This is an optimization exercise on Yosys and OpenROAD, whose aim is small area and a short achievable clock period, not a production implementation.
RTL that was checked went through simulation tests only; none was proved equivalent to the original.
The series may have gaps, and a smaller design here may also do less where the tests do not look.
Function not checked in runs 2 and 3: the RTL went through the layout flow alone.
With no activity given, the tool overestimates toggling in this design, so its power and IR-drop figures are unreliable.

<file path="design/flow/constraint.sdc">
create_clock -name core_clock -period 16.0 [get_ports {clk}]
set_input_delay 3.2000 -clock core_clock [delete_from_list [all_inputs] [get_ports {clk}]]
set_output_delay 3.2000 -clock core_clock [all_outputs]
set_load 0.01 [all_outputs]
</file>
<file path="design/flow/run.sh">
#!/bin/bash
# synth_recipe.tcl (not shown) runs the flow's synth.tcl, then flattens the netlist and writes it again
# the make line also repeats each setting of config.mk as NAME=value (left out here)
make -C /OpenROAD-flow-scripts/flow DESIGN_CONFIG=/design/flow/config.mk WORK_HOME=/design/flow/orfs CLKGATE_MAP_FILE= SYNTH_SCRIPT=/design/flow/synth_recipe.tcl finish
</file>
<file path="design/flow/design.v">
module DCT_Component (
    input clk,
    input reset,
    input [3:0] address,
    input signed [31:0] writedata,
    input write,
    input read,
    input chipselect,
    output reg signed [31:0] readdata
);
    parameter signed [31:0] c1 = 1420;
    parameter signed [31:0] c2 = 1338;
    parameter signed [31:0] c3 = 1204;
    parameter signed [31:0] c5 = 805;
    parameter signed [31:0] c6 = 554;
    parameter signed [31:0] c7 = 283;
    parameter s1 = 3;
    parameter s2 = 10;
    parameter s3 = 13; 
    reg signed [31:0] data1, data2, data3, data4, data5, data6, data7, data8;
    wire signed [31:0] result1, result2, result3, result4, result5, result6, result7, result8;
    wire signed [31:0] result1_, result2_, result3_, result4_, result5_, result6_, result7_, result8_;
    wire signed [31:0] x0, x1, x2, x3, x4, x5, x6, x7, x8;
    wire signed [31:0] x5_out, x8_out, x7_out;
    DCT_Stage1 stage1(
        .data1(data1), .data2(data2), .data3(data3), .data4(data4),
        .data5(data5), .data6(data6), .data7(data7), .data8(data8),
        .x0(x0), .x1(x1), .x2(x2), .x3(x3), .x5(x5), .x6(x6), .x7(x7), .x8(x8)
    );
    DCT_Stage2 stage2(
        .x8(x8), .x5(x5), .x7(x7), .x6(x6),
        .x4(x4), .x5_out(x5_out), .x8_out(x8_out), .x7_out(x7_out)
    );
    DCT_Stage3 stage3(
        .x4(x4), .x5_out(x5_out),
        .result1(result1), .result5(result5)
    );
    DCT_Stage3Col stage3col(
        .x4(x4), .x5_out(x5_out),
        .result1_(result1_), .result5_(result5_)
    );
    DCT_Stage4 stage4(
        .x0(x0), .x1(x1), .x2(x2), .x3(x3), .x8_out(x8_out), .x7_out(x7_out),
        .result3(result3), .result7(result7), .result8(result8), .result6(result6), .result4(result4), .result2(result2)
    );
    DCT_Stage4Col stage4col(
        .x0(x0), .x1(x1), .x2(x2), .x3(x3), .x8_out(x8_out), .x7_out(x7_out),
        .result3_(result3_), .result7_(result7_), .result8_(result8_), .result6_(result6_), .result4_(result4_), .result2_(result2_)
    );
    always @(posedge clk or posedge reset) begin
        if (reset) begin
            data1 <= 0;
            data2 <= 0;
            data3 <= 0;
            data4 <= 0;
            data5 <= 0;
            data6 <= 0;
            data7 <= 0;
            data8 <= 0;
            readdata <= 0;
        end else begin
            if (write && chipselect) begin
                case (address)
                    4'b0000: data1 <= writedata;
                    4'b0001: data2 <= writedata;
                    4'b0010: data3 <= writedata;
                    4'b0011: data4 <= writedata;
                    4'b0100: data5 <= writedata;
                    4'b0101: data6 <= writedata;
                    4'b0110: data7 <= writedata;
                    4'b0111: data8 <= writedata;
                endcase
            end
            if (read && chipselect) begin
                case (address)
                    4'b0000: readdata <= result1;
                    4'b0001: readdata <= result2;
                    4'b0010: readdata <= result3;
                    4'b0011: readdata <= result4;
                    4'b0100: readdata <= result5;
                    4'b0101: readdata <= result6;
                    4'b0110: readdata <= result7;
                    4'b0111: readdata <= result8;
                    4'b1000: readdata <= result1_;
                    4'b1001: readdata <= result2_;
                    4'b1010: readdata <= result3_;
                    4'b1011: readdata <= result4_;
                    4'b1100: readdata <= result5_;
                    4'b1101: readdata <= result6_;
                    4'b1110: readdata <= result7_;
                    4'b1111: readdata <= result8_;
                endcase
            end
        end
    end
defparam stage4.c1 = c1;
defparam stage4.c2 = c2;
defparam stage4.c3 = c3;
defparam stage4.c5 = c5;
defparam stage4.c6 = c6;
defparam stage4.c7 = c7;
defparam stage4.s1 = s1;
defparam stage4.s2 = s2;
defparam stage4.s3 = s3;
defparam stage4col.c1 = c1;
defparam stage4col.c2 = c2;
defparam stage4col.c3 = c3;
defparam stage4col.c5 = c5;
defparam stage4col.c6 = c6;
defparam stage4col.c7 = c7;
defparam stage4col.s1 = s1;
defparam stage4col.s2 = s2;
defparam stage4col.s3 = s3;
defparam stage3col.s1 = s1;
defparam stage3col.s2 = s2;
defparam stage3col.s3 = s3;
endmodule
module DCT_Stage1(
    input signed [31:0] data1, data2, data3, data4, data5, data6, data7, data8,
    output reg signed [31:0] x0, x1, x2, x3, x5, x6, x7, x8
);
    always @(*) begin
        x8 = data1 + data8;
        x0 = data1 - data8;
        x7 = data2 + data7;
        x1 = data2 - data7;
        x6 = data3 + data6;
        x2 = data3 - data6;
        x5 = data4 + data5;
        x3 = data4 - data5;
    end
endmodule
module DCT_Stage2(
    input signed [31:0] x8, x5, x7, x6,
    output reg signed [31:0] x4, x5_out, x8_out, x7_out
);
    always @(*) begin
        x4 = x8 + x5;
        x8_out = x8 - x5;
        x5_out = x7 + x6;
        x7_out = x7 - x6;
    end
endmodule
module DCT_Stage3(
    input signed [31:0] x4, x5_out,
    output reg signed [31:0] result1, result5
);
    always @(*) begin
        result1 = x4 + x5_out;
        result5 = x4 - x5_out;
    end
endmodule
module DCT_Stage3Col(
    input signed [31:0] x4, x5_out,
    output reg signed [31:0] result1_, result5_
);
    parameter s1 = 3;
    parameter s2 = 10;
    parameter s3 = 13; 
    always @(*) begin
        result1_ = (x4 + x5_out) >>> s1;
        result5_ = (x4 - x5_out) >>> s1;
    end
endmodule
module DCT_Stage4(
    input signed [31:0] x0, x1, x2, x3, x8_out, x7_out,
    output reg signed [31:0] result3, result7, result8, result6, result4, result2
);
    parameter signed [31:0] c1 = 1420;
    parameter signed [31:0] c2 = 1338;
    parameter signed [31:0] c3 = 1204;
    parameter signed [31:0] c5 = 805;
    parameter signed [31:0] c6 = 554;
    parameter signed [31:0] c7 = 283;
    parameter s1 = 3;
    parameter s2 = 10;
    parameter s3 = 13; 
    always @(*) begin
        result3 = (x8_out * c2 + x7_out * c6) >>> s2;
        result7 = (x8_out * c6 - x7_out * c2) >>> s2;
        result8 = (x0 * c7 - x1 * c5 + x2 * c3 - x3 * c1) >>> s2;
        result6 = (x0 * c5 - x1 * c1 + x2 * c7 + x3 * c3) >>> s2;
        result4 = (x0 * c3 - x1 * c7 - x2 * c1 - x3 * c5) >>> s2;
        result2 = (x0 * c1 + x1 * c3 + x2 * c5 + x3 * c7) >>> s2;
    end
endmodule
module DCT_Stage4Col(
    input signed [31:0] x0, x1, x2, x3, x8_out, x7_out,
    output reg signed [31:0] result3_, result7_, result8_, result6_, result4_, result2_
);
    parameter signed [31:0] c1 = 1420;
    parameter signed [31:0] c2 = 1338;
    parameter signed [31:0] c3 = 1204;
    parameter signed [31:0] c5 = 805;
    parameter signed [31:0] c6 = 554;
    parameter signed [31:0] c7 = 283;
    parameter s1 = 3;
    parameter s2 = 10;
    parameter s3 = 13; 
    always @(*) begin
        result3_ = (x8_out * c2 + x7_out * c6) >>> s3;
        result7_ = (x8_out * c6 - x7_out * c2) >>> s3;
        result8_ = (x0 * c7 - x1 * c5 + x2 * c3 - x3 * c1) >>> s3;
        result6_ = (x0 * c5 - x1 * c1 + x2 * c7 + x3 * c3) >>> s3;
        result4_ = (x0 * c3 - x1 * c7 - x2 * c1 - x3 * c5) >>> s3;
        result2_ = (x0 * c1 + x1 * c3 + x2 * c5 + x3 * c7) >>> s3;
    end
endmodule
module DCT_Custom_Instruction(clk,
                              reset,
                              dataa,
                              n,
                              clk_en,
                              start,
							                done,
                              result);
parameter c1 = 1420;
parameter c2 = 1338;
parameter c3 = 1204;
parameter c5 = 805;
parameter c6 = 554;
parameter c7 = 283;
parameter s1 = 3;
parameter s2 = 10;
parameter s3 = 13;   
  input clk;
  input reset;
  input signed [31:0] dataa;  
  input [4:0] n;
  input clk_en;
  input start;
  output done;
  output signed [31:0] result;
  wire [3:0] address;
  wire write;
  wire read;
  reg done_delay;
  assign write = (n<8);
  assign read = (n>7);
 assign address = (n == 1) ? 4'b0001 :
                   (n == 2) ? 4'b0010 :
                   (n == 3) ? 4'b0011 :
                   (n == 4) ? 4'b0100 :
                   (n == 5) ? 4'b0101 :
                   (n == 6) ? 4'b0110 :
                   (n == 7) ? 4'b0111 :
                   (n == 8) ? 4'b0000 :
                   (n == 9) ? 4'b0001 :
                   (n == 10) ? 4'b0010 :
                   (n == 11) ? 4'b0011 :
                   (n == 12) ? 4'b0100 :
                   (n == 13) ? 4'b0101 :
                   (n == 14) ? 4'b0110 :
                   (n == 15) ? 4'b0111 :
                   (n == 16) ? 4'b1000 :
                   (n == 17) ? 4'b1001 :
                   (n == 18) ? 4'b1010 :
                   (n == 19) ? 4'b1011 :
                   (n == 20) ? 4'b1100 :
                   (n == 21) ? 4'b1101 :
                   (n == 22) ? 4'b1110 :
                   (n == 23) ? 4'b1111 : 4'b0000;
  assign done = (n>7)? done_delay : start;
  always @ (posedge clk or posedge reset)
  begin
  if (reset)
		done_delay <= 0;
  else
		done_delay <= start & read;
  end
  DCT_Component wrapper_wiring(.clk(clk),
                               .reset(reset),
                               .address(address),
                               .writedata(dataa),
                               .write(write & start),
                               .read(read),
                               .chipselect(clk_en),
                               .readdata(result));
defparam wrapper_wiring.c1 = c1;
defparam wrapper_wiring.c2 = c2;
defparam wrapper_wiring.c3 = c3;
defparam wrapper_wiring.c5 = c5;
defparam wrapper_wiring.c6 = c6;
defparam wrapper_wiring.c7 = c7;
defparam wrapper_wiring.s1 = s1;
defparam wrapper_wiring.s2 = s2;
defparam wrapper_wiring.s3 = s3;
endmodule
</file>
<file path="design/flow/config.mk">
export PLATFORM = sky130hd
export DESIGN_NAME = DCT_Custom_Instruction
export DESIGN_NICKNAME = DCT_Custom_Instruction
export VERILOG_FILES = /design/flow/design.v
export SDC_FILE = /design/flow/constraint.sdc
export NUM_CORES = 4
export LEC_CHECK = 0
export CAP_MARGIN = 20
export CORE_MARGIN = 2
export CORE_UTILIZATION = 40
export SLEW_MARGIN = 20
</file>
### Layout detail, run 1

The bar under the picture is 20 µm long. Window x 112 to 162, y 385 to 435 µm. Cells in grey, sequential cells in the stronger grey; small squares are vias.
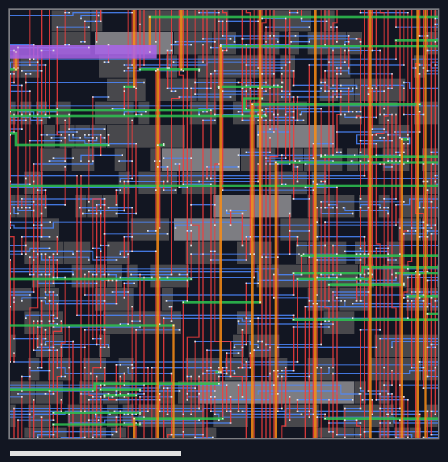
Key: red = M2; purple = M5; green = M3; orange = M4; blue = M1
Most frequent: inv_1 (19), ha_1 (19). Netlist names of flops here include wrapper_wiring.data6 (4), wrapper_wiring.data3 (3). 162 logic cells have their middle in the window. Sequential cells in the window: 7.

### Local utilization, run 1

The die is cut into 27 by 27 equal tiles; black is low, pale yellow is high, 0 to 100% covered.
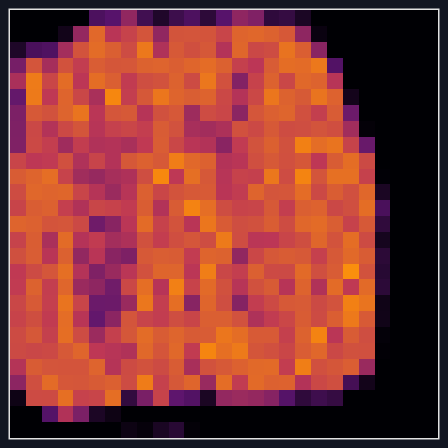
0.10% of the tiles are over 75% full. The fullest tile reaches 76%. The mean over all tiles is 41%. The emptiest ninth of the die: north-east. The densest ninth of the die: centre.

==> run summary, run 1 <==
- Status: finished clean
- Layout area overhead: 7.60%
- RSZ-0062 raised after global routing: no
- Pre-CTS setup slack: 0.721 ns
- Avg Inst Size Synth: between 9 and 10 µm²
- Die Span X: 546 µm
- Most used cell, CP: fa_1
- Row count: slightly below 200
- I/O pins: 74
- CP max stage cell: fa_1
- Bufs w/o clock: 346
- Delay-heaviest family, CP: adder cells
- Final worst setup slack: 0.523 ns
- Global routing usage on met1: 37.5%
- Mapped cell area: 0.118 mm²
- Inverter count: 3098
- Reg clk slew, reported paths: approximately 0.070 ns
- Met2 usage: 47.3%
- Avg WL per Cell: 25.8 µm
- Clock insertion delay at the later pin of the skew report: 0.61 ns
- Number of global-route vias before repair: approximately 95000
- Critical Path End: wrapper_wiring.readdata[23]
- Synth Instances: roughly 13000
- Die height: 546 µm
- CP startpoint: wrapper_wiring.data6[2]
- Largest area class, layout: multi-input gates
- YS warnings: 8
- Grt ovf: 0
- CTS hold repair buffers: 0
- Critical-path maximum fanout: 10
- Final hold viol count: 0
- Maximum buffer depth of the clock tree: 3
- Most frequent cell after synthesis: inv_1
- Largest family of logic cells by synthesized area: adder cells
- Hold Worst Slack: 0.482 ns
- Met2 Wirelength: 199000 µm
- FF+latch area: 0.00723 mm²
- Worst setup SP type: register
- Cell variety after synth: between 100 and 150
- Num CTS Buffers: 35
- Top Metal Used: met5
- Multi-input comb cells: 9059
- Fin util: 43.2%
- Final critical-path share of the clock period: 96.7%
- Final instance area: 0.127 mm²
- Critical path depth: between 50 and 60
- CTS tree: done
- Met3 WL: 35600 µm
- CP bufs+invs: 10
- # nets final: 16945
- Fillers: 29367
- Die area: 0.298 mm²
- Critical Path AT: 15.91 ns
- Compound-gate portion of the synthesized area: 10.8%
- DRT Pass-1 Iters: 7
- Crit path time final: 15.48 ns
- Final Setup Violations: 0
- Placed Cells: ~17000
- Initial Utilization: 40.1%
- Non-filler cells, final: 16780
- Seq cells post-synth: between 200 and 300
- Gpl congestion: 1.03
- Layout cell share with drive strength beyond 1: 6.01%
- ANT nets after route: 0
- Primary FF master, synth: dfrtp_1
- Most crowded layer after global routing: met2
- Antenna violations before repair: 36
- Reg2reg start: wrapper_wiring.data6[2]
- Hold Crit Start: wrapper_wiring.readdata[5]
- Worst clock skew: approximately 0.027 ns
- Post-Synth XOR/XNOR Area: 7.42%
### Met4 routing, run 1

Supply wires on this layer in grey.
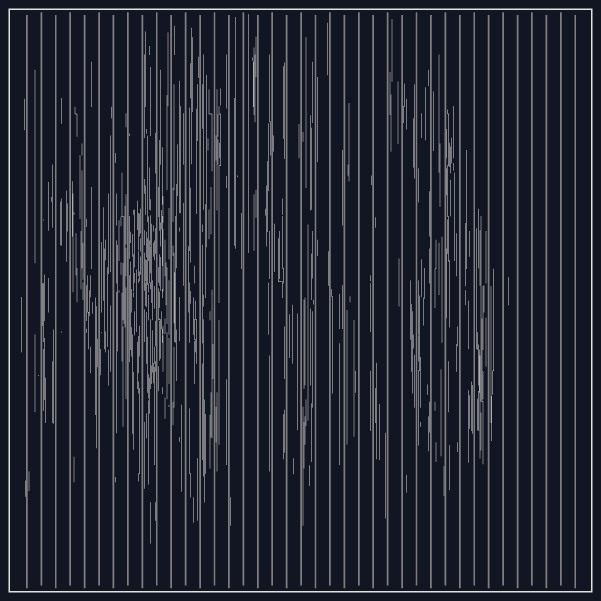
345 nets have wire on it. The longest straight run is 224 µm. The wires run mostly vertical. The layer holds 5.0% of the routed length. The layer carries 21.6 mm of wire.
via count: 91823
routed wire length: 433000 µm

==> run 2: too many edits to list; what changed since run 1 <==
design/flow/design.v: 288 -> 1585 lines; modules unchanged: 0
  DCT_Tree: new, 1470 lines
  DCT_FA: new, 4 lines
  DCT_HA: new, 4 lines
  DCT_Final: new, 19 lines
  DCT_Custom_Instruction: edited, 80 -> 88 lines
  removed: DCT_Component, DCT_Stage1, DCT_Stage2, DCT_Stage3, DCT_Stage3Col, DCT_Stage4, DCT_Stage4Col
==> module DCT_FA as of run 2 <==
module DCT_FA (input a, b, c, output s, co);
  assign s = a ^ b ^ c;
  assign co = (a & b) | (a & c) | (b & c);
endmodule
==> module DCT_HA as of run 2 <==
module DCT_HA (input a, b, output s, co);
  assign s = a ^ b;
  assign co = a & b;
endmodule
==> module DCT_Custom_Instruction as of run 2 <==
module DCT_Custom_Instruction(clk,
                              reset,
                              dataa,
                              n,
                              clk_en,
                              start,
                              done,
                              result);
  input clk;
  input reset;
  input signed [31:0] dataa;
  input [4:0] n;
  input clk_en;
  input start;
  output done;
  output signed [31:0] result;
  reg [32:0] y8, y7, y6, y5, x0, x1, x2, x3;
  reg done_delay;
  localparam NR = 4;
  wire read = n[4] | n[3];
  assign done = read ? done_delay : start;
  always @(posedge clk or posedge reset) begin
    if (reset)
      done_delay <= 1'b0;
    else
      done_delay <= start & read;
  end
  wire we = start & clk_en & ~read;
  wire first = ~n[2];
  wire [1:0] pair = n[2] ? ~n[1:0] : n[1:0];
  reg [32:0] ys, xs;
  always @(*) begin
    case (pair)
      2'd0: begin ys = y8; xs = x0; end
      2'd1: begin ys = y7; xs = x1; end
      2'd2: begin ys = y6; xs = x2; end
      default: begin ys = y5; xs = x3; end
    endcase
  end
  wire [33:0] v2 = {dataa[31], dataa, 1'b0};
  wire [33:0] ye = {ys[32], ys};
  wire [33:0] xe = {xs[32], xs};
  wire [33:0] fm = {34{first}};
  wire [33:0] ysum = v2 + ye + (xe ^ fm) + {33'd0, first};
  wire [33:0] xsum = xe + (ye ^ fm) + (v2 ^ ~fm) + 34'd1;
  wire [32:0] ynew = ysum[33:1];
  wire [32:0] xnew = xsum[33:1];
  always @(posedge clk or posedge reset) begin
    if (reset) begin
      y8 <= 33'd0; y7 <= 33'd0; y6 <= 33'd0; y5 <= 33'd0;
      x0 <= 33'd0; x1 <= 33'd0; x2 <= 33'd0; x3 <= 33'd0;
    end else if (we) begin
      case (pair)
        2'd0: begin y8 <= ynew; x0 <= xnew; end
        2'd1: begin y7 <= ynew; x1 <= xnew; end
        2'd2: begin y6 <= ynew; x2 <= xnew; end
        default: begin y5 <= ynew; x3 <= xnew; end
      endcase
    end
  end
  wire [31:0] e8 = y8[31:0] - y5[31:0];
  wire [31:0] e7 = y7[31:0] - y6[31:0];
  wire hi = n[4] & n[3];
  wire t1 = hi | (n[2:0] == 3'd0);
  wire t2 = ~hi & (n[2:0] == 3'd1);
  wire t3 = ~hi & (n[2:0] == 3'd2);
  wire t4 = ~hi & (n[2:0] == 3'd3);
  wire t5 = ~hi & (n[2:0] == 3'd4);
  wire t6 = ~hi & (n[2:0] == 3'd5);
  wire t7 = ~hi & (n[2:0] == 3'd6);
  wire t8 = ~hi & (n[2:0] == 3'd7);
  wire [NR*32-1:0] rows;
  DCT_Tree tree(.x0(x0[31:0]), .x1(x1[31:0]), .x2(x2[31:0]), .x3(x3[31:0]),
                .x8(y8[31:0]), .x7(y7[31:0]), .x6(y6[31:0]), .x5(y5[31:0]),
                .e8(e8), .e7(e7), .t1(t1), .t2(t2), .t3(t3), .t4(t4), .t5(t5), .t6(t6),
                .t7(t7), .t8(t8), .rows(rows));
  reg [NR*32-1:0] pr;
  reg col, even;
  always @(posedge clk) begin
    pr <= rows;
    col <= n[4] & ~n[3];
    even <= t1 | t5;
  end
  wire [31:0] fa_, fb_;
  DCT_Final fin(.rows(pr), .a(fa_), .b(fb_));
  wire signed [31:0] s = fa_ + fb_;
  assign result = even ? (col ? (s >>> 3) : s) : (col ? (s >>> 13) : (s >>> 10));
endmodule
==> module DCT_Final as of run 2 <==
module DCT_Final (
    input  [4*32-1:0] rows,
    output [31:0] a, b
);
  wire [31:0] fs1, fc1;
  genvar g1;
  generate for (g1 = 0; g1 < 32; g1 = g1 + 1) begin : l1
    wire [31:0] x = rows[31:0], y = rows[63:32], z = rows[95:64];
    DCT_FA u (.a(x[g1]), .b(y[g1]), .c(z[g1]), .s(fs1[g1]), .co(fc1[g1]));
  end endgenerate
  wire [31:0] fs2, fc2;
  genvar g2;
  generate for (g2 = 0; g2 < 32; g2 = g2 + 1) begin : l2
    wire [31:0] x = rows[127:96], y = fs1, z = {fc1[30:0], 1'b0};
    DCT_FA u (.a(x[g2]), .b(y[g2]), .c(z[g2]), .s(fs2[g2]), .co(fc2[g2]));
  end endgenerate
  assign a = fs2;
  assign b = {fc2[30:0], 1'b0};
endmodule
==> run 2 against run 1 <==
- worst setup slack improved by 5.9 ns
- critical path depth decreased by 35
- global-route usage shrank 1.6 points
- sequential share of layout area up 14 points
- utilization rose by 0.97 points
- synthesized cell count decreased by 63%
- die area decreased by 64%
- via count is 62% lower
- first-iteration DRC count is 42% lower
- cell area fell by 64%
- largest cell class unchanged
- highest routed layer unchanged
==> run summary, run 2 <==
- Final worst setup slack: 6.43 ns (+5.90 ns)
- Top Metal Used: met5
- Pre-CTS setup slack: 5.86 ns (+5.14 ns)
- Number of global-route vias before repair: 33778 (-64%)
- Met2 Wirelength: 60800 µm (-69%)
- Most crowded layer after global routing: met1
- Initial Utilization: 40.5% (+0.34 points)
- Layout area overhead: 9.07%
- Largest family of logic cells by synthesized area: adder cells
- Met3 WL: 18200 µm (-49%)
- CP startpoint: n[0]
- Reg2reg start: y6[3]
- Final instance area: 0.0458 mm² (-64%)
- Clock insertion delay at the later pin of the skew report: 0.64 ns (+0.03 ns)
- Placed Cells: 5944 (-64%)
- Compound-gate portion of the synthesized area: 17.4% (+6.6 points)
- I/O pins: 74 (unchanged)
- Post-Synth XOR/XNOR Area: 5.82% (-1.6 points)
- Inverter count: 651 (-79%)
- Grt ovf: 0 (unchanged)
- YS warnings: 1 (-7)
- Antenna violations before repair: 2 (-94%)
- Final critical-path share of the clock period: 59.8% (-37 points)
- Delay-heaviest family, CP: compound AO/OA/AOI/OAI gates
- Fin util: 44.1% (+0.97 points)
- Worst clock skew: 0.0208 ns (-0.00584 ns)
- Most frequent cell after synthesis: nand2_1
- Num CTS Buffers: 47 (+34%)
- CP max stage cell: buf_4
- Seq cells post-synth: 395 (+37%)
- Most used cell, CP: buf_4
- Final hold viol count: 0 (unchanged)
- Crit path time final: 9.57 ns (-5.90 ns)
- Maximum buffer depth of the clock tree: 3 (unchanged)
- Bufs w/o clock: 122 (-65%)
- FF+latch area: 0.00924 mm² (+28%)
- Critical-path maximum fanout: 40 (+30)
- RSZ-0062 raised after global routing: no
- Hold Crit Start: x3[32]
- Fillers: 10109 (-66%)
- Largest area class, layout: multi-input gates
- Status: finished clean
- Multi-input comb cells: 3396 (-63%)
- Worst setup SP type: input port
- Routed wire length: 148000 µm (-66%)
- Hold Worst Slack: 0.483 ns (+0.000857 ns)
### Layout detail, run 2

The bar under the picture is 20 µm long. Window x 57 to 107, y 221 to 271 µm. Cells in grey, sequential cells in the stronger grey; small squares are vias.
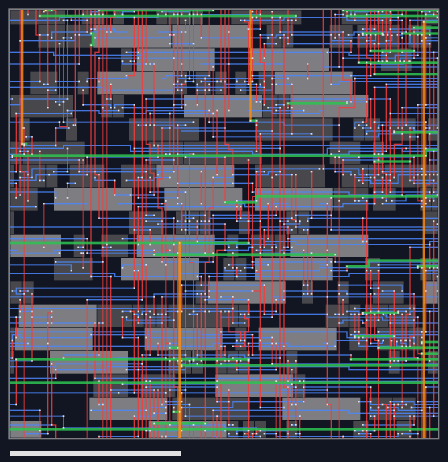
Key: blue = M1; green = M3; orange = M4; red = M2
146 logic cells have their middle in the window. Netlist names of flops here include x0 (7), x2 (7), x3 (7). Sequential cells in the window: 27. Most frequent: nand2_1 (51), dfrtp_1 (27), o21ai_0 (12).

### Local utilization, run 2

The die is cut into 33 by 33 equal tiles; black is low, pale yellow is high, 0 to 100% covered.
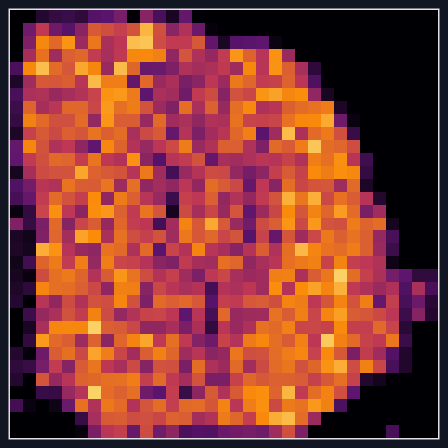
20% of the tiles are nearly empty. 5.3% of the tiles are over 75% full. The emptiest ninth of the die: north-east. The mean over all tiles is 41%. The fullest tile reaches 90%.

### Met4 routing, run 2

Supply wires on this layer in grey.
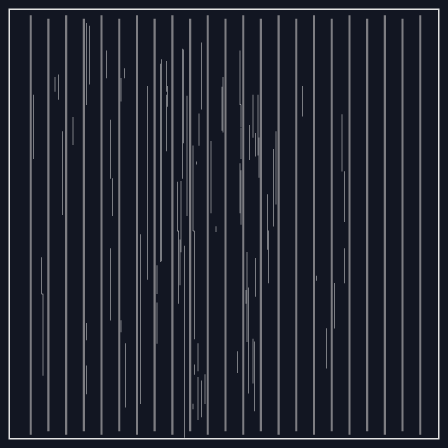
The wires run mostly vertical. The layer holds 2.3% of the routed length. 55 nets have wire on it. The layer carries 3420 µm of wire. The longest straight run is 154 µm.

--- run 3 (diff from run 2) ---
--- a/design/flow/config.mk
+++ b/design/flow/config.mk
@@ -9,3 +9,5 @@
 export CORE_MARGIN = 2
 export CORE_UTILIZATION = 40
 export SLEW_MARGIN = 20
+export SYNTH_HIERARCHICAL = 1
+export SYNTH_MINIMUM_KEEP_SIZE = 0
==> run 3 against run 2 <==
- die area is 0.83% higher
- utilization is 1.6 points lower
- largest cell class unchanged
- global-route usage is 3.3 points lower
- via count is 11% lower
- critical endpoint is now x0[30]
- maximum frequency is 0.73% lower
- worst hold slack better by 0.0041 ns
- still clean
- non-clock buffer count is 20 lower
- critical path type unchanged
- count of clock-buffer cells in the layout is 9 lower
- highest routed layer unchanged
==> run summary, run 3 <==
- Critical Path AT: 10.14 ns
- IO buf count: 73
- Mapped cell area: 0.0423 mm²
- Post-DP HPWL: 104000 µm
- Crit path time final: 9.64 ns (+0.0700 ns)
- Critical-path maximum fanout: 57 (+43%)
- Pin count of the biggest net entering global routing: 116
- Layout cell share with drive strength beyond 1: between 10 and 15%
- Final Max Tran Viols: 0
- FF+latch area: 0.00924 mm² (about the same)
- Endpoint kind of the worst setup timing path: register
- Seq Cell Count: 395
- Setup Crit Path Kind: input port to register
- Status: finished clean
- Grt ovf: 0 (unchanged)
- Met3 usage: under 10%
- Biggest register: pr
- CP max stage cell: buf_4
- Antenna violations before repair: 3 (+1)
- Critical path, cell by cell: buf_6, buf_4, xnor2_2, buf_4, buf_4, mux4_2, xnor2_1, fa_1, ha_1, a21oi_1, a21oi_1, or4_1, nor3_2, nor3_1, nor2_1, o21ai_1, a311oi_1, nor2_1, mux2_2
- Worst clock skew: 0.0315 ns (+0.0107 ns)
- Fillers: 10164 (+0.54%)
- Register share of the cell area: 20.7%
- Critical Path End: x0[30]
- Placed Cells: 5206 (-12%)
- Worst setup SP type: input port
- Setup Buffers After CTS: 0
- Num CTS Buffers: 42 (-11%)
- Slew margin rel.: 35.4%
- RSZ-0062 raised after global routing: no
- Layout area overhead: 5.50%
- Synth Instances: 4071
- Max Fclk: 104 MHz
- Die height: about 330 µm
- Terminus of the critical flop-to-flop path: pr[29]
- Commonest non-fill, non-tap cell in the layout: fa_1
- Final Setup Violations: 0
- Largest area class, layout: multi-input gates
- CP startpoint: n[2]
- Most frequent cells in the layout: fa_1 (523), nand2_1 (356), inv_1 (340)
- Max Cap Viol: 0
- Multi-input comb cells: 2975 (-12%)
- Met3 WL: 13800 µm (-24%)
- Non-clock buffering overhead: 2.17%
- Maximum buffer depth of the clock tree: 3 (unchanged)
- Final worst setup slack: 6.36 ns (-0.0700 ns)
- Bufs w/o clock: 102 (-16%)
- Reg clk slew, reported paths: 0.06 ns
- Metal-1 WL: 60200 µm
- Top Metal Used: met5
- Non-filler cells, final: 5285
- Clk_buf instances: 51
- Met2 Wirelength: 53600 µm (-12%)
- Delay-heaviest family, CP: buffers and inverters
- Hold Worst Slack: 0.487 ns (+0.00408 ns)
- Worst Hold Class: register to register
- Final hold viol count: 0 (unchanged)
- Max reg flops: 128
- First-pass GRT wire length: a little under 200000 µm
- Reg2reg start: y5[2]
- Final instance area: 0.0447 mm² (-2.5%)
- I/O pins: 74 (unchanged)
- Hold Crit Start: x1[32]
- Most crowded layer after global routing: met1
- Inverter count: 344 (-47%)
- Vias per inst: between 5 and 6
- Number of global-route vias before repair: 31295 (-7.4%)
- Pre-CTS setup slack: 5.74 ns (-0.116 ns)
- Global routing usage on met1: 36.4%
- CTS hold repair buffers: 0
- Placed Area: 0.0431 mm²
- CTS tree: done
- Final critical-path share of the clock period: 60.3% (+0.44 points)
- Layout clock area frac: approximately 3.5%
- Clock insertion delay at the later pin of the skew report: 0.62 ns (-0.02 ns)
- YS warnings: 7 (+6)
- Tap Cells: 1391
- Clock Sinks: 395
- DRT Pass-1 Iters: 9
- Multi-input gate area: 0.0299 mm²
- Die area: between 0.1 and 0.15 mm²
- Row count: 119
- Reg2reg setup slack: between 9 and 10 ns
- Worst Hold Path EP: x1[32]
- Most used cell, CP: buf_4
### Met4 routing, run 3

Supply wires on this layer in grey.
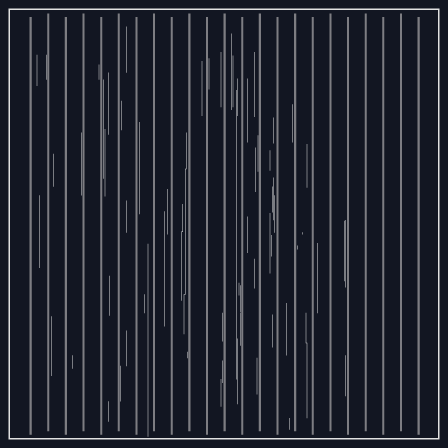
The layer holds 2.0% of the routed length. The wires run mostly vertical.
routed wire length: 130000 µm
via count: 31078

### Local utilization, run 3

The die is cut into 33 by 33 equal tiles; black is low, pale yellow is high, 0 to 100% covered.
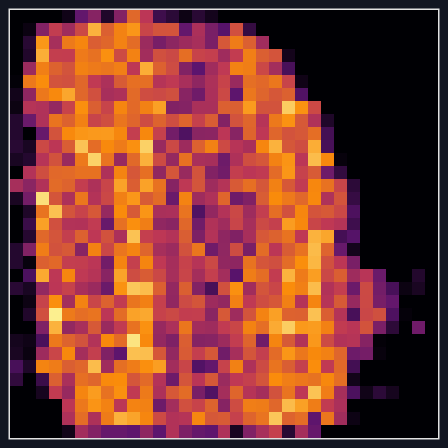
25% of the tiles are nearly empty. The emptiest ninth of the die: north-east. The fullest tile reaches 96%. 7.6% of the tiles are over 75% full.
core area: 0.105 mm²
fin util: 42.5%
Initial Utilization: 40.3%

### IR drop over the die, run 3

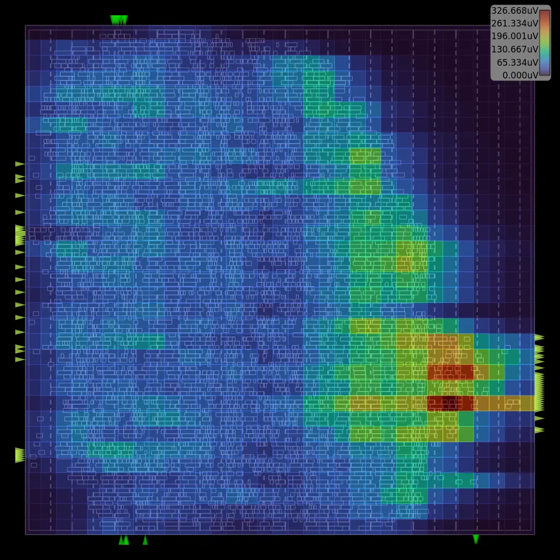

--- run 4: outline of the changes from run 3 ---
design/flow/design.v: 1585 -> 1572 lines; modules unchanged: 2
  DCT_Custom_Instruction: edited, 88 -> 1564 lines
  removed: DCT_Tree, DCT_Final
==> design/flow/flow/run.sh (new file) <==
#!/bin/bash
set -o pipefail
export SETUP_SLACK_MARGIN=8
bash standard.sh finish > standard.log 2>&1
==> design/flow/standard.sh (new file) <==
#!/bin/bash
# synth_recipe.tcl (not shown) runs the flow's synth.tcl, then flattens the netlist and writes it again
# the make line also repeats each setting of config.mk as NAME=value (left out here)
make -C /OpenROAD-flow-scripts/flow DESIGN_CONFIG=/design/flow/config.mk WORK_HOME=/design/flow/orfs CLKGATE_MAP_FILE= SYNTH_SCRIPT=/design/flow/synth_recipe.tcl "${@:-finish}"
removed: design/flow/run.sh
==> run 4 against run 3 <==
- final cell count increased by 4.3%
- still clean
- maximum frequency increased by 16%
- register-to-register slack improved by 0.20 ns
- utilization increased by 2.6 points
- global-route usage increased by 3.1 points
- synthesized cell count increased by 2.6%
- highest routed layer unchanged
- clock skew increased by 0.0031 ns
- count of clock-buffer cells in the layout increased by 3
- critical path type is now register to output pin
==> run summary, run 4 <==
- Status: finished clean
- Critical path, cell by cell: fa_1, fa_1, ha_2, inv_2, fa_2, nor2b_2, o31a_1, o211ai_1, a311oi_2, o211ai_1, a21oi_2, a31oi_2, xnor2_2, buf_6, buf_6, mux4_2, buf_6
- Mapped cell area: 0.0401 mm² (-5.3%)
- Tap Cells: 1298 (-6.7%)
- Row count: 116 (-2.5%)
- Endpoint kind of the worst setup timing path: output pin
- Core area: 0.0997 mm² (-5.1%)
- CP startpoint: pr[1]
- Post-DP HPWL: 111000 µm (+6.3%)
- Bufs w/o clock: 167 (+64%)
- Non-filler cells, final: 5513 (+4.3%)
- CTS hold repair buffers: 0 (unchanged)
- Clock insertion delay at the later pin of the skew report: 0.63 ns (about the same)
- Met2 Wirelength: 59700 µm (+11%)
- Placed Area: 0.0421 mm² (-2.3%)
- Via count: 33136 (+6.6%)
- Final critical-path share of the clock period: 52.0% (-8.2 points)
- Num CTS Buffers: 44 (+4.8%)
- Fillers: 9358 (-7.9%)
- Crit path time final: 8.33 ns (-1.32 ns)
- Biggest register: pr
- YS warnings: 7 (unchanged)
- Final hold viol count: 0 (unchanged)
- Critical Path End: result[20]
- Met3 usage: 6.42% (+0.51 points)
- Pre-CTS setup slack: 5.87 ns (+0.124 ns)
- Multi-input comb cells: 3257 (+9.5%)
- Top Metal Used: met5
- Antenna violations before repair: 1 (-2)
- Placed Cells: 5379 (+3.3%)
- Worst Hold Class: register to register
- Clock Sinks: 395 (unchanged)
- Routed wire length: 141000 µm (+8.5%)
- Synth Instances: 4177 (+2.6%)
- Final Max Tran Viols: 0 (unchanged)
- Critical-path maximum fanout: 4 (-93%)
- Initial Utilization: 40.2% (-0.059 points)
- Commonest non-fill, non-tap cell in the layout: fa_1
- Worst clock skew: 0.0346 ns (+0.00306 ns)
- Vias per inst: 6.01 (+2.2%)
- Global routing usage on met1: 40.0% (+3.6 points)
- Register share of the cell area: 20.5% (-0.15 points)
- Layout cell share with drive strength beyond 1: 10.8% (-1.2 points)
- Grt ovf: 0 (unchanged)
- Seq Cell Count: 395 (unchanged)
- Delay-heaviest family, CP: adder cells
- Worst setup SP type: register
- Number of global-route vias before repair: 32334 (+3.3%)
- I/O pins: 74 (unchanged)
- Setup Crit Path Kind: register to output pin
- CTS tree: done
- Worst Hold Path EP: x2[32]
- Layout clock area frac: 3.38% (-0.11 points)
- Hold Crit Start: x2[32]
- Most crowded layer after global routing: met1
- Largest area class, layout: multi-input gates
- Maximum buffer depth of the clock tree: 3 (unchanged)
- Final Setup Violations: 0 (unchanged)
- Final instance area: 0.0450 mm² (+0.73%)
- Metal-1 WL: 61900 µm (+2.7%)
- Critical Path AT: 5.13 ns (-5.01 ns)
- Fin util: 45.1% (+2.6 points)
- Die height: 321 µm (-2.6%)
- Most used cell, CP: buf_6
- Hold Worst Slack: 0.515 ns (+0.0280 ns)
- IO buf count: 73 (unchanged)
- FF+latch area: 0.00924 mm² (about the same)
- Max reg flops: 128 (unchanged)
### Cells by drive strength, run 4

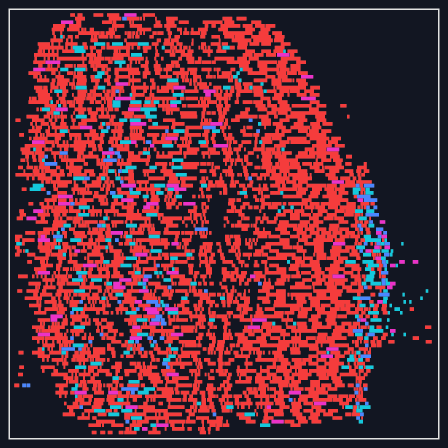
Key: magenta = x6 and larger [cells 95]; cyan = x2 [cells 251]; blue = x3 and x4 [cells 109]; red = x1 and smaller [cells 3760]
Layout area overhead: 12.2%
final worst setup slack: 7.67 ns

### Local utilization, run 4

The die is cut into 32 by 32 equal tiles; black is low, pale yellow is high, 0 to 100% covered.
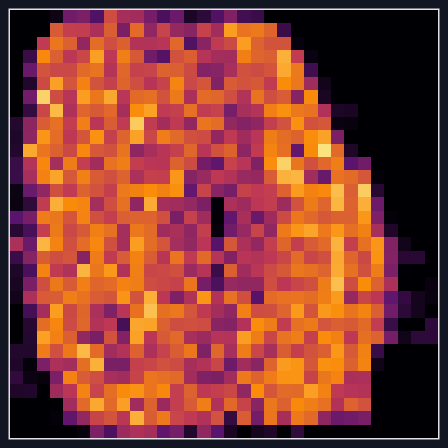
The mean over all tiles is 42%. The fullest tile reaches 94%. The emptiest ninth of the die: north-east.

### IR drop over the die, run 4

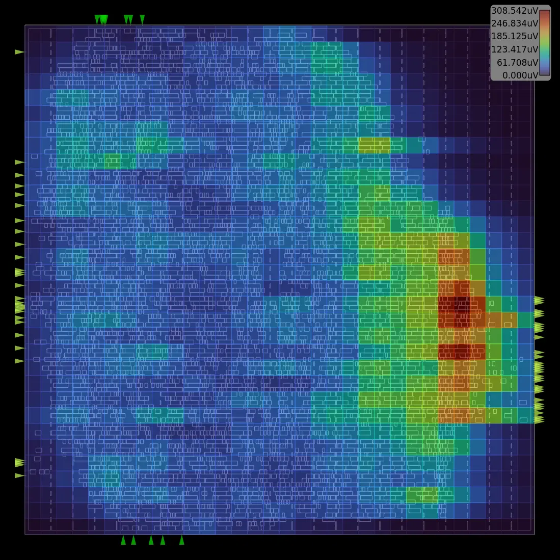

--- run 5 (diff from run 4) ---
==> design/flow/run.sh (new file) <==
#!/bin/bash
# synth_recipe.tcl (not shown) runs the flow's synth.tcl, then flattens the netlist and writes it again
# the make line also repeats each setting of config.mk as NAME=value (left out here)
make -C /OpenROAD-flow-scripts/flow DESIGN_CONFIG=/design/flow/config.mk WORK_HOME=/design/flow/orfs CLKGATE_MAP_FILE= SYNTH_SCRIPT=/design/flow/synth_recipe.tcl finish
removed: design/flow/flow/run.sh
removed: design/flow/standard.sh
==> run 5 against run 4 <==
- critical path depth increased by 2
- count of clock-buffer cells in the layout grew 4
- global-route usage up 0.076 points
- register-to-register slack lost 0.10 ns
- worst hold slack gained 0.0060 ns
- first-iteration DRC count shrank 4.3%
- critical path type is now input port to register
- worst setup slack worse by 1.5 ns
- die area stayed put
- synthesized cell count unchanged
- via count down 1.2%
- non-clock buffer count decreased by 56
- still clean
==> run summary, run 5 <==
- Status: finished clean
- Clock insertion delay at the later pin of the skew report: 0.63 ns (about the same)
- Fillers: 9563 (+2.2%)
- Routed wire length: 140000 µm (-1.4%)
- Mapped cell area: 0.0401 mm² (unchanged)
- Layout clock area frac: 3.37% (-0.0071 points)
- Max reg flops: 128 (unchanged)
- Non-filler cells, final: 5455 (-1.1%)
- Worst setup SP type: input port
- Vias per inst: 6.00 (-0.14%)
- Synth Instances: 4177 (unchanged)
- Met2 Wirelength: 58600 µm (-1.7%)
- Via count: 32740 (-1.2%)
- Multi-input combinational area share: 66.6%
- Hold Crit Start: y5[31]
- Num CTS Buffers: 44 (unchanged)
- Initial Utilization: 40.2% (unchanged)
- Layout cell share with drive strength beyond 1: 5.94% (-4.9 points)
- Placed Cells: 5377 (-0.037%)
- Maximum buffer depth of the clock tree: 3 (unchanged)
- Grt ovf: 0 (unchanged)
- Endpoint kind of the worst setup timing path: register
- Bufs w/o clock: 111 (-34%)
- Global routing usage on met1: 40.9% (+0.93 points)
- Largest area class, layout: multi-input gates
- Top Metal Used: met5
- Crit path required time: 16.51 ns
- CTS hold repair buffers: 0 (unchanged)
- Delay-heaviest family, CP: buffers and inverters
- Biggest register: pr
- FF+latch area: 0.00924 mm² (about the same)
- Seq Cell Count: 395 (unchanged)
- IO buf count: 73 (unchanged)
- Final hold viol count: 0 (unchanged)
- Layout area overhead: 8.55%
- Final instance area: 0.0435 mm² (-3.3%)
- Final worst setup slack: 6.22 ns (-1.45 ns)
- Post-DP HPWL: 112000 µm (+0.64%)
- Setup Crit Path Kind: input port to register
- Most used cell, CP: buf_4
- Tap Cells: 1298 (unchanged)
- Hold Worst Slack: 0.521 ns (+0.00600 ns)
- Register share of the cell area: 21.2% (+0.69 points)
- Critical Path End: x3[32]
- YS warnings: 7 (unchanged)
- CTS tree: done
- Placed Area: 0.0421 mm² (about the same)
- Final critical-path share of the clock period: 61.1% (+9.1 points)
- Final Max Tran Viols: 0 (unchanged)
- Die height: 321 µm (unchanged)
- Metal-1 WL: 62500 µm (+0.97%)
- Most crowded layer after global routing: met1
- I/O pins: 74 (unchanged)
- Commonest non-fill, non-tap cell in the layout: fa_1
- Antenna violations before repair: 2 (+1)
- Worst Hold Class: register to register
- CP startpoint: n[2]
- Critical-path maximum fanout: 68 (+64)
- Clock Sinks: 395 (unchanged)
- Row count: 116 (unchanged)
- Multi-input comb cells: 3257 (unchanged)
- Met3 usage: 6.13% (-0.28 points)
- Number of global-route vias before repair: 31861 (-1.5%)
### Local utilization, run 5

The die is cut into 32 by 32 equal tiles; black is low, pale yellow is high, 0 to 100% covered.
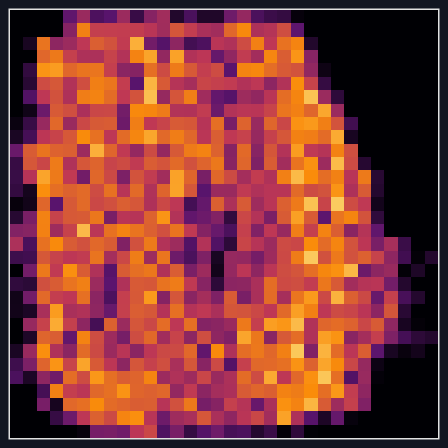
The fullest tile reaches 89%. The emptiest ninth of the die: north-east. 19% of the tiles are nearly empty. The mean over all tiles is 41%.
fin util: 43.7%
core area: 0.0997 mm²

### IR drop over the die, run 5

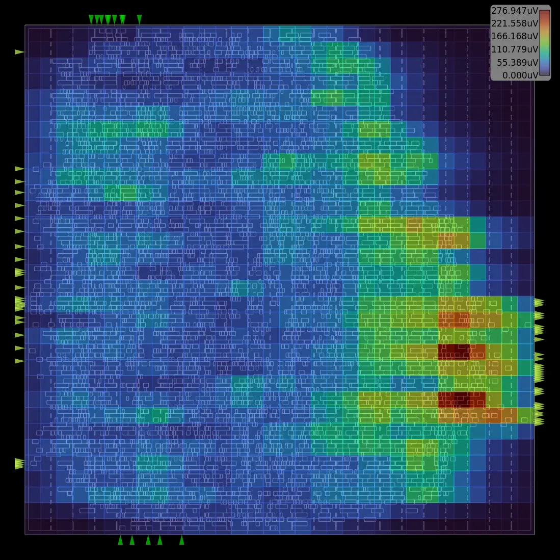

### Cells by drive strength, run 5

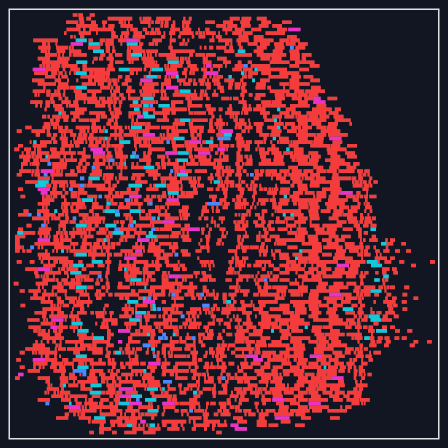
Key: red = x1 and smaller [cells 3910]; cyan = x2 [cells 131]; magenta = x6 and larger [cells 62]; blue = x3 and x4 [cells 54]

==> afterwards: timing with drivers on the ports <==
The flow's constraints put no driver on any port. The routed layouts listed below were extracted and timed again, unchanged, in two steps.
Step 1 assumes that a clkbuf_16 drives the clock port and a buf_2 every other input.
Step 2, shift: input delay + t, output delay - t, t = (earliest + latest rising clock arrival at the registers) / 2. This alone moves slack from input paths to output paths.
Three values: ideal, step 1, step 2; two values: the first two.
| run | t, ns | setup slack, ns | worst setup path after step 2 |
|---|---|---|---|
| run 1 | 0.673 | 0.523 / 0.523 / 0.523 | register to register |
| run 2 | 0.687 | 6.427 / 6.459 / 5.772 | input to register |
| run 3 | 0.663 | 6.357 / 6.378 / 5.714 | input to register |
| run 4 | 0.687 | 7.672 / 7.603 / 7.418 | input to register |
| run 5 | 0.678 | 6.219 / 6.238 / 5.560 | input to register |
After both steps every run listed still meets setup and hold. The setup slack of run 5, which loses most, moves by +0.019 ns with the drivers and by -0.659 ns with both steps.
